Background: an optimization exercise with open tools, aiming at small area and a short achievable clock period. Do not read the settings as production practice.
At most, simulation tests tie the RTL to the original design; equivalence was not proved.
The series may have gaps, and a smaller design here may also do less where the tests do not look.
Only the layout flow was run in run 2; the RTL was not checked for function there.

## design/flow/run.sh

```bash
#!/bin/bash
# synth_recipe.tcl (not shown) runs the flow's synth.tcl, then flattens the netlist and writes it again
# the make line also repeats each setting of config.mk as NAME=value (left out here)
make -C /OpenROAD-flow-scripts/flow DESIGN_CONFIG=/design/flow/config.mk WORK_HOME=/design/flow/orfs CLKGATE_MAP_FILE= SYNTH_SCRIPT=/design/flow/synth_recipe.tcl finish
```

## design/flow/config.mk

```make
export PLATFORM = sky130hd
export DESIGN_NAME = mult_man
export DESIGN_NICKNAME = mult_man
export VERILOG_FILES = /design/flow/design.v
export SDC_FILE = /design/flow/constraint.sdc
export NUM_CORES = 4
export LEC_CHECK = 0
export CAP_MARGIN = 20
export CORE_MARGIN = 2
export CORE_UTILIZATION = 40
export SLEW_MARGIN = 20
```

## design/flow/constraint.sdc

```tcl
create_clock -name core_clock -period 4.5 [get_ports {clk}]
set_input_delay 0.9000 -clock core_clock [delete_from_list [all_inputs] [get_ports {clk}]]
set_output_delay 0.9000 -clock core_clock [all_outputs]
set_load 0.01 [all_outputs]
```

## design/flow/design.v

```verilog
module    mult_cell
  #(parameter N=4,
    parameter M=4)
 (
      input                     clk,
      input                     rstn,
      input                     en,
      input [M+N-1:0]           mult1,
      input [M-1:0]             mult2,
      input [M+N-1:0]           mult1_acci,
      input                     flag      ,
      output reg [M+N-1:0]      mult1_o,
      output reg [M-1:0]        mult2_shift,  
      output reg [N+M-1:0]      mult1_acco,    
      output reg                rdy,
      output reg                flag_r    
  );
   always @(posedge clk or negedge rstn) begin
      if (!rstn) begin
         rdy            <= 'b0 ;
         mult1_o        <= 'b0 ;
         mult1_acco     <= 'b0 ;
         mult2_shift    <= 'b0 ;
         flag_r         <= 'b0 ;
      end
      else if (en) begin
         rdy            <= 1'b1 ;
         mult2_shift    <= mult2 >> 1 ;
         mult1_o        <= mult1 << 1 ;
         flag_r         <= flag        ;
         if (mult2[0]) begin
            mult1_acco  <= mult1_acci + mult1 ;
         end
         else begin
            mult1_acco  <= mult1_acci ;
         end
      end
      else begin
         rdy            <= 'b0 ;
         mult1_o        <= 'b0 ;
         mult1_acco     <= 'b0 ;
         mult2_shift    <= 'b0 ;
         flag_r         <= 'b0 ;
      end
   end  
endmodule
module    mult_man
  #(parameter N=16,
    parameter M=16)
   (
      input                     clk,
      input                     rstn,
      input                     data_rdy ,
      input [N:0]             mult1_signed,
      input [M:0]             mult2_signed,
      output [N+M-1:0]       res            ,
      output [N+M+1:0]         res_signed     ,
      output                    res_rdy ,
      output [N+M:0]          res_final    
    );
   wire [N-1:0]         mult1           ;
   wire [M-1:0]         mult2           ;
   wire [N+M-1:0]       mult1_t [M-1:0] ;
   wire [M-1:0]         mult2_t [M-1:0] ;
   wire [N+M-1:0]       mult1_acc_t [M-1:0] ;
   wire [M-1:0]         flag_t          ;
   wire [M-1:0]         rdy_t ;
   wire                 flag           ;
   assign flag          =  mult1_signed[N]   +  mult2_signed[M]   ;
   assign mult1   =     (mult1_signed[N]==1'b1)?{~(mult1_signed[N-1:0]-1'b1)} : mult1_signed[N-1:0]  ;
   assign mult2   =     (mult2_signed[M]==1'b1)?{~(mult2_signed[M-1:0]-1'b1)} : mult2_signed[M-1:0]  ;
   mult_cell      #(.N(N), .M(M))
   u_mult_step0
     (
      .clk              (clk),
      .rstn             (rstn),
      .en               (data_rdy),
      .mult1            ({{(M){1'b0}}, mult1}),
      .mult2            (mult2),
      .mult1_acci       ({(N+M){1'b0}}),
      .flag             (flag)         ,
      .mult1_acco       (mult1_acc_t[0]),
      .mult2_shift      (mult2_t[0]),
      .mult1_o          (mult1_t[0]),
      .rdy              (rdy_t[0]),
      .flag_r           (flag_t[0]) 
      );
   genvar               i ;
   generate
      for(i=1; i<=M-1; i=i+1) begin: mult_stepx
         mult_cell      #(.N(N), .M(M))
         u_mult_step
         (
          .clk              (clk),
          .rstn             (rstn),
          .en               (rdy_t[i-1]),
          .mult1            (mult1_t[i-1]),
          .mult2            (mult2_t[i-1]),
          .mult1_acci       (mult1_acc_t[i-1]),
          .flag             (flag_t[i-1])      ,
          .mult1_acco       (mult1_acc_t[i]),
          .mult1_o          (mult1_t[i]),
          .mult2_shift      (mult2_t[i]),
          .rdy              (rdy_t[i]),
          .flag_r           (flag_t[i])   
          );
      end  
   endgenerate
   reg   [N+M+1:0]  res_a                           ;
   always @(*) begin
      if(mult1_acc_t[M-1]==0)begin
         res_a       =     'd0            ;
      end
      else if((mult1_acc_t[M-1]!=0)&&(flag_t[M-1]==1))begin
         res_a       =      {1'b1,(~res_final + 1'b1)} ;
      end
      else begin
         res_a       =     'd0            ;
      end
   end
   assign res_rdy       = rdy_t[M-1];
   assign res           = mult1_acc_t[M-1];
   assign res_final  =  {1'b0,res}  ;
   assign res_signed =  (flag_t[M-1]==1) ? res_a : {1'b0,res_final}   ; 
endmodule
```

Fig. 1: run 1, signal wires by layer
(1.5 px per um) Two of the layers only.
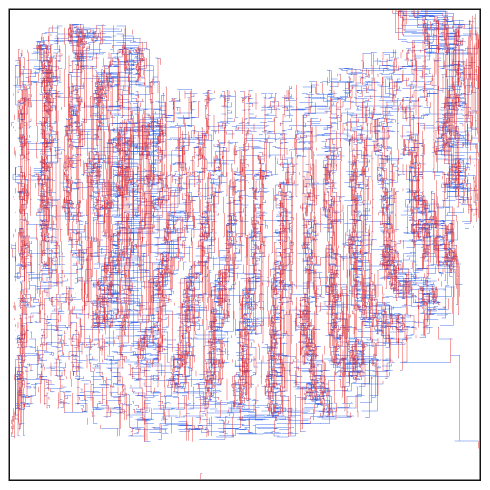
- met2: red (wire length 43.9 mm)
- met1: blue (wire length 29.4 mm)

Fig. 2: run 1, cell classes on the final placement
(1.5 px per um)
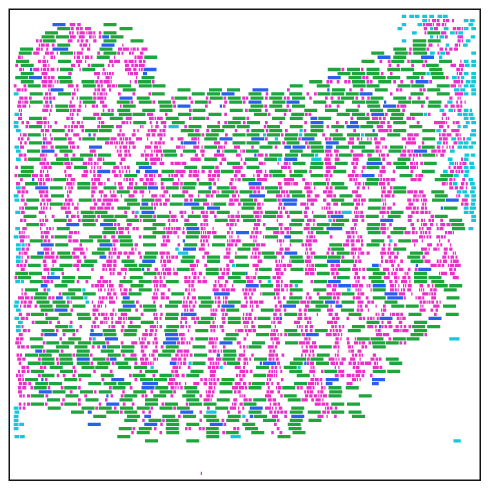
- flip-flops: green (cells 783; share of their area 46%)
- other buffers and delay cells: cyan (cells 182; share of their area 4.3%)
- clock drivers and dummy loads: blue (cells 152; share of their area 7.0%)
- all other logic: magenta (cells 2588; share of their area 42%)

Fig. 3: run 1, pin map
(1.5 px per um) Pins as bars across the die edge, other pins in gray.
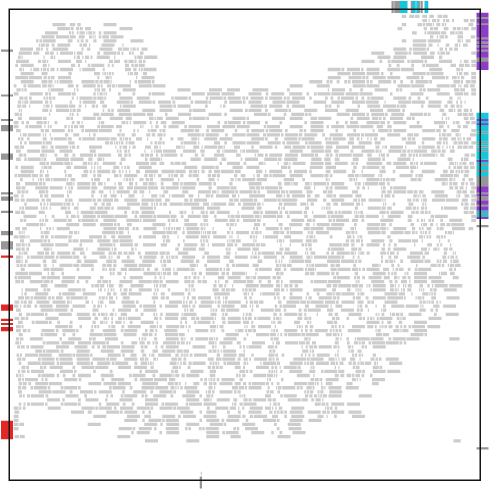
- res: purple (pins 32; direction output; edge right)
- res_signed: cyan (pins 34; direction output; edge 24 right, 10 top)
- mult2_signed: red (pins 17; direction input; edge left)
- all pins by edge: 82 right, 36 left, 18 top, 1 bottom

==> flow_metrics.py, run 1 <==
metrics = {
    "run_status": {
        "status": "complete, no violations",
    },
    "routing": {
        "viasPerCell": 5.09,
        "dr.max_layer_used": "met4",
        "routedWlPerCell_um": 15.7,
        "wl_met1_um": 29400,
        "drtAntennaViolNets": 0,
        "met2_length_um": 43900,
        "drtIter0Drc": 1063,
        "wl_met3_um": 2050,
        "via_count": 25300,
        "routed_wirelength_um": 77800,
        "drt_pass1_iterations": 5,
        "drcViolationCount": 0,
    },
    "global_routing": {
        "overflow": 0,
        "grt_pass1_wl_um": 131000,
        "antenna_found_initial": 0,
        "use_met1_pct": 16.7,
        "first_global_vias": 26400,
        "top_usage_layer": "met2",
        "use_met3_pct": 2.13,
        "grt_start_max_net_pins": 107,
        "met2_usage_pct": 32.4,
        "track_usage_pct": 16.1,
    },
    "hold_path": {
        "min_path_type": "in -> async",
    },
    "placed_design": {
        "placedInstanceArea_sq_um": 40800,
        "pre_cts_slack_ns": 0.449,
        "io_buffers": 135,
        "dp.cells": 4813,
        "dp_hpwl_um": 59000,
        "place_congestion": 0.868,
    },
    "clock_network": {
        "ctsHoldBuffers": 0,
        "cts_made_buffers": 85,
        "cts_tree": "yes",
        "post_cts_buffers": 1,
        "htreeDepth": 3,
        "clock-sinks": 783,
        "post_cts_resized": 9,
        "insertion_delay_ns": 0.65,
        "path_clk_slew_ns": 0.06,
        "clk_path_buf_depth": 3,
        "root_buffer": "clkbuf_16",
    },
    "layout": {
        "clock_buffers": 119,
        "final_core_util_pct": 46.2,
        "largest_class": "sequential cells",
        "final_common_cell": "dfrtp_1",
        "inv_count": 47,
        "antenna_cells": 0,
        "layout_common_cells": "779 x dfrtp_1, 494 x and2_1, 242 x ha_1, 223 x nor2_1, 214 x nand2_1",
        "synthToLayoutAreaGrowth_pct": 14.9,
        "multi_input_cells": 2541,
        "multi_input_area_sq_um": 17700,
        "fill_cells": 8730,
        "seq_cells": 783,
        "fin_area_sq_um": 43900,
        "buffers": 182,
        "fin_cells": 4970,
        "final-seq-area_sq_um": 19600,
        "nNetsFinal": 3934,
        "seq-cell-share_pct": 44.7,
        "drive_gt1_share_pct": 6.15,
        "buffer_area_share_pct": 4.11,
        "clk_share_pct": 6.77,
        "multi_input_area_share_pct": 40.4,
    },
    "timing": {
        "setup_viol": 0,
        "report.final.slew_viol_count": 0,
        "tns_ns": 0,
        "setup_ws_ns": 0.131,
        "final-hold-violation-count": 0,
        "finalClockSkew_ns": 0.0277,
        "post-route-period-util_pct": 97.1,
        "whs_ns": 0.334,
        "fmax_ghz": 0.229,
        "worst-slew-pin-transition_ns": 1.01,
        "slew_headroom_pct": 32.8,
        "period_needed_ns": 4.37,
    },
    "worst_setup_path": {
        "cp-end-kind": "output pin",
        "critPathKind": "reg -> out",
        "r2r_start": "mult_stepx[14].u_mult_step.mult1_o[16]",
        "worstPathArrival_ns": 3.47,
        "critPathMaxFanout": 6,
        "worst_ep_required_time_ns": 3.60,
        "cp-endpoint": "res_signed[13]",
        "startpoint_type": "register",
        "r2r_slack_ns": 1.24,
        "worstRegToRegCells": 8,
        "startpoint": "mult_stepx[15].u_mult_step.mult1_acco[4]",
        "r2r-end": "mult_stepx[15].u_mult_step.mult1_acco[30]",
    },
    "floorplan": {
        "initial_core_util_pct": 40.3,
        "taps": 1265,
        "core-area_sq_um": 94900,
        "io-pin-count": 137,
        "die_x_um": 313,
        "dieHeight_um": 313,
        "dieArea_sq_um": 98000,
        "num_rows": 113,
    },
    "synthesis": {
        "synth-seq-area-share_pct": 51.3,
        "synthFlopType": "dfrtp_1",
        "async_flop_share_pct": 100,
        "netlist_instances": 3533,
        "yosys-top-cells-count": "783 x dfrtp_1, 494 x and2_1, 242 x ha_1, 223 x nor2_1, 214 x nand2_1",
        "syn_area_sq_um": 38200,
        "yosysTopAreaCell": "dfrtp_1",
        "avgSynthCellArea_sq_um": 10.8,
        "synth_top_area_share_pct": 51.3,
        "synth_area_leaders": "dfrtp_1 51%, and2_1 8.1%, ha_1 7.9%",
        "syn-num-nets": 3827,
        "synth_edf_count": 0,
        "synth_cell_types": 73,
        "synth.most_common_cell": "dfrtp_1",
        "yosys_register_bits": 783,
        "yosys_warnings": 2,
    },
    "job": {
        "cap_violations": 0,
    },
}
-- run 1: worst max-delay path: stages (launching register included) --
cell	delay, ns
dfrtp_2	0.45
or3_4	0.42
or4_4	0.46
or4_4	0.45
or4_4	0.46
o21ai_0	0.17
nand2_1	0.06
o21ai_0	0.09
dlygate4sd2_1	0.29
-- run 1: flip-flops by register name, summed over array words and instances, names as in the netlist, 15 cells and up --
| register | flops |
|---|---|
| mult_stepx.u_mult_step.flag_r | 15 |
| mult_stepx.u_mult_step.mult1_acco | 375 |
| mult_stepx.u_mult_step.mult1_o | 224 |
| mult_stepx.u_mult_step.mult2_shift | 105 |
| mult_stepx.u_mult_step.rdy | 15 |
| u_mult_step0.mult1_acco | 16 |
| u_mult_step0.mult1_o | 16 |
| u_mult_step0.mult2_shift | 15 |
-- run 1: cells by family after synthesis --
logic type	Yosys count	synth area share (%)
AND/OR/NAND/NOR	1223	17.2
flip-flops	783	51.3
AO/OA/AOI/OAI	757	13.0
buffers and inverters	209	2.40
other	1	0.00982
XOR/XNOR	197	4.52
adder cells (fa/ha/maj)	257	8.71
multiplexers	106	2.81
Fig. 4: run 1, routed metal per tile
(1 px per um) 31 x 31 tiles, from dark blue (low) to red (high), scaled to the fullest tile. Values are wire area over tile area, all layers added.
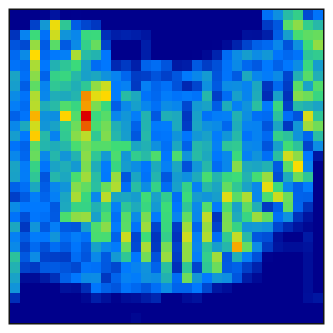

--- run 2: outline of the changes from run 1 ---
design/flow/design.v: 125 -> 905 lines; modules unchanged: 1
  mult_man: edited, 79 -> 859 lines
Fig. 5: run 2, routed metal per tile
(2 px per um) 20 x 20 tiles, from dark blue (low) to red (high), scaled to the fullest tile. Values are wire area over tile area, all layers added.
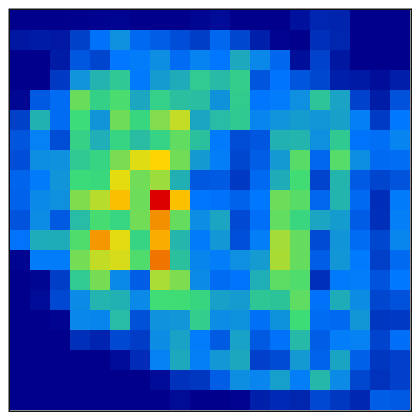
- tiles over half the peak: 13%
- fullest tile: 0.60
- mean over tiles: 0.16
- nearly empty tiles: 16%
- emptiest ninth of the die: lower left
wire per inst: 16.1 um
vias post-DR: 11500
Total Wirelength: 39400 um
GRT Util Overall: 19.8%

Fig. 6: run 2, top view of the die
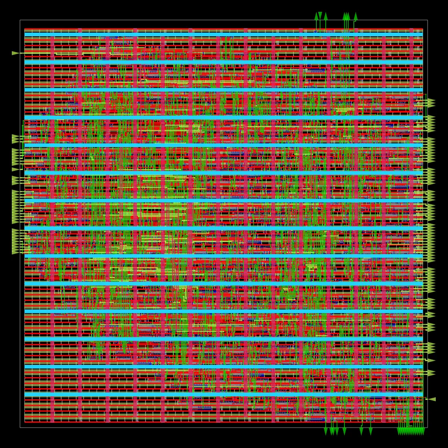
die area: 40100 sq um
Die W: 200 um
Final Util: 52.7%

==> run 2 against run 1 <==
Net effect:
- hold slack better by 0.092 ns
- non-clock buffer count up 157
- maximum frequency down 3.5%
- setup slack worse by 0.16 ns
- die area down 59%
- synthesized cell count down 54%
- critical endpoint is now rs_q[30]
- critical path type is now reg -> reg
- critical path depth up 8
- now fails the layout checks on setup timing
- register-to-register slack worse by 1.3 ns
- highest routed layer unchanged
- cell count down 51%
==> flow_metrics.py, run 2 <==
metrics = {
    "clock_network": {
        "cts_tree": "yes",
        "cts_made_buffers": 24,
        "ctsHoldBuffers": 0,
        "post_cts_buffers": 8,
        "path_clk_slew_ns": 0.06,
        "root_buffer": "clkbuf_16",
        "insertion_delay_ns": 0.54,
        "clock-sinks": 224,
        "clk_path_buf_depth": 3,
        "htreeDepth": 1,
        "post_cts_resized": 40,
    },
    "routing": {
        "met2_length_um": 18400,
        "drtAntennaViolNets": 0,
        "dr.max_layer_used": "met4",
        "wl_met3_um": 2490,
        "viasPerCell": 4.69,
        "drt_pass1_iterations": 5,
        "drcViolationCount": 0,
        "drtIter0Drc": 576,
        "wl_met1_um": 17400,
    },
    "floorplan": {
        "taps": 511,
        "io-pin-count": 137,
        "core-area_sq_um": 37800,
        "num_rows": 71,
        "initial_core_util_pct": 40.8,
    },
    "placed_design": {
        "placedInstanceArea_sq_um": 18500,
        "io_buffers": 135,
        "dp_hpwl_um": 32200,
        "place_congestion": 0.894,
    },
    "layout": {
        "nNetsFinal": 2198,
        "buffers": 339,
        "buffer_area_share_pct": 14.6,
        "fill_cells": 3431,
        "multi_input_area_share_pct": 48.0,
        "multi_input_cells": 1011,
        "antenna_cells": 1,
        "synthToLayoutAreaGrowth_pct": 29.3,
        "fin_area_sq_um": 19900,
        "largest_class": "multi-input gates",
        "largest-register": "rs_q",
        "clock_buffers": 32,
        "layout_common_cells": "310 x inv_1, 225 x nor2_1, 202 x buf_4, 195 x fa_1, 153 x dfxtp_1",
        "seq-cell-share_pct": 24.2,
        "largest_reg_flops": 33,
        "seq_cells": 224,
        "final-seq-area_sq_um": 4820,
        "inv_count": 316,
        "top_regs": "rs_q x33, r_q x31",
        "clk_share_pct": 3.98,
        "final_common_cell": "inv_1",
        "drive_gt1_share_pct": 18.6,
        "multi_input_area_sq_um": 9570,
    },
    "global_routing": {
        "overflow": 0,
        "grt_pass1_wl_um": 63400,
        "grt_start_max_net_pins": 36,
        "antenna_found_initial": 1,
        "first_global_vias": 12100,
    },
    "job": {
        "cap_violations": 0,
    },
    "synthesis": {
        "yosys_warnings": 1,
        "synth-compound-area-share_pct": 7.85,
        "yosysTopAreaCell": "fa_1",
        "syn_area_sq_um": 15400,
        "yosys-top-cells-count": "315 x inv_1, 226 x nor2_1, 196 x fa_1, 158 x dfxtp_1, 142 x nand2_1",
        "yosys.area_share.simple_pct": 14.8,
        "yosys_register_bits": 224,
        "synthFlopType": "dfxtp_1",
        "synth_top_area_share_pct": 25.5,
        "avgSynthCellArea_sq_um": 9.47,
        "synth-xor-area-share_pct": 5.73,
        "netlist_instances": 1626,
        "synth-seq-area-share_pct": 31.3,
        "synth-adder-area-share_pct": 29.5,
        "synth_area_leaders": "fa_1 25%, dfxtp_1 21%, dfrtp_1 11%",
        "synth_top_family_by_area": "adder cells",
        "muxShareOfSynthArea_pct": 0.292,
        "syn-num-nets": 1908,
        "async_flop_share_pct": 29.5,
        "synth.most_common_cell": "inv_1",
        "synth_edf_count": 0,
        "synth_cell_types": 81,
    },
    "worst_setup_path": {
        "r2r_slack_ns": -0.03,
        "crit_cells": 16,
        "crit_top_cell": "fa_1",
        "path_buf_inv": 2,
        "startpoint": "p1_col5_2",
        "slowest_stage": "fa_1",
        "crit_family": "adder cells",
        "r2r_start": "p1_col5_2",
        "worstPathArrival_ns": 4.94,
        "crit_chain": "fa_1, fa_1, inv_1, fa_1, inv_1, ha_4, o211a_1, a21bo_4, a21oi_4, nor4_1, o211a_1, or2_4, or3_4, nor3_4, a41oi_2, mux2_4",
        "worstRegToRegCells": 16,
        "r2r-end": "rs_q[30]",
        "worst_ep_required_time_ns": 4.91,
        "max_stage_delay_ns": 0.49,
        "startpoint_type": "register",
        "critPathKind": "reg -> reg",
        "critPathMaxFanout": 6,
        "cp-endpoint": "rs_q[30]",
        "cp-end-kind": "register",
    },
    "timing": {
        "slew_headroom_pct": 26.7,
        "final-hold-violation-count": 0,
        "period_needed_ns": 4.53,
        "fmax_ghz": 0.221,
        "finalClockSkew_ns": 0.0181,
        "worst-slew-pin-transition_ns": 1.09,
        "setup_ws_ns": -0.0285,
        "setup_viol": 2,
        "report.final.slew_viol_count": 0,
        "whs_ns": 0.426,
        "post-route-period-util_pct": 101,
    },
    "run_status": {
        "violations": "setup timing",
        "status": "finished with violations",
    },
    "hold_path": {
        "min_path_type": "in -> async",
    },
}
[run 2: cell count changes in the layout (fill, tap and decap cells not counted), moves of 164 or more]
cell     delta
buf_4     +164
inv_1     +264
fa_1      +180
dfrtp_1   -713
and2_1    -472
ha_1      -209
[run 2: per-layer routing]
layer / GRT usage [%] / vias up
met5: 0 / -
met4: 6.34 / 0
met3: 3.53 / 72
met2: 33.1 / 345
met1: 26.1 / 5526
li1: - / 5523
[run 2: through the flow]
| step | TNS [ns] | util [%] | worst slack [ns] | instances |
|---|---|---|---|---|
| after floorplan | 0 | - | 0.0180 | 1626 |
| after CTS | -0.0755 | 51.8 | -0.0566 | 2439 |
| after global placement | -1.51 | 48.9 | -0.126 | 2387 |
| after detailed placement | -2.41 | 48.9 | -0.179 | 2387 |
| after global routing | -1.78 | 52.7 | -0.222 | 2445 |
| final | -0.0390 | 52.7 | -0.0285 | 2446 |

[static timing again, ports no longer ideal]
In the flow no input, the clock included, has a driving cell. The finished layouts below were timed again as built, in two steps.
Step 1 assumes that a clkbuf_16 drives the clock port and a buf_2 every other input.
Step 2 moves the port delays by t, midway between the first and last clock arrival at a register: inputs arrive t later, outputs are due t later. That takes back most of the time a late clock gives input paths.
Three values: ideal ports, drivers, drivers and shift; two values: the first two.
| run | t (ns) | setup slack, ns | slew at the worst register clock pin (ns) |
|---|---|---|---|
| run 1 | 0.699 | 0.131 / 0.066 / 0.764 | 0.07 / 0.07 |
| run 2 | 0.584 | -0.029 / -0.029 / -0.199 | 0.06 / 0.06 |
The setup slack of run 2, which loses most, moves by 0.000 ns with the drivers and by -0.170 ns with both steps.
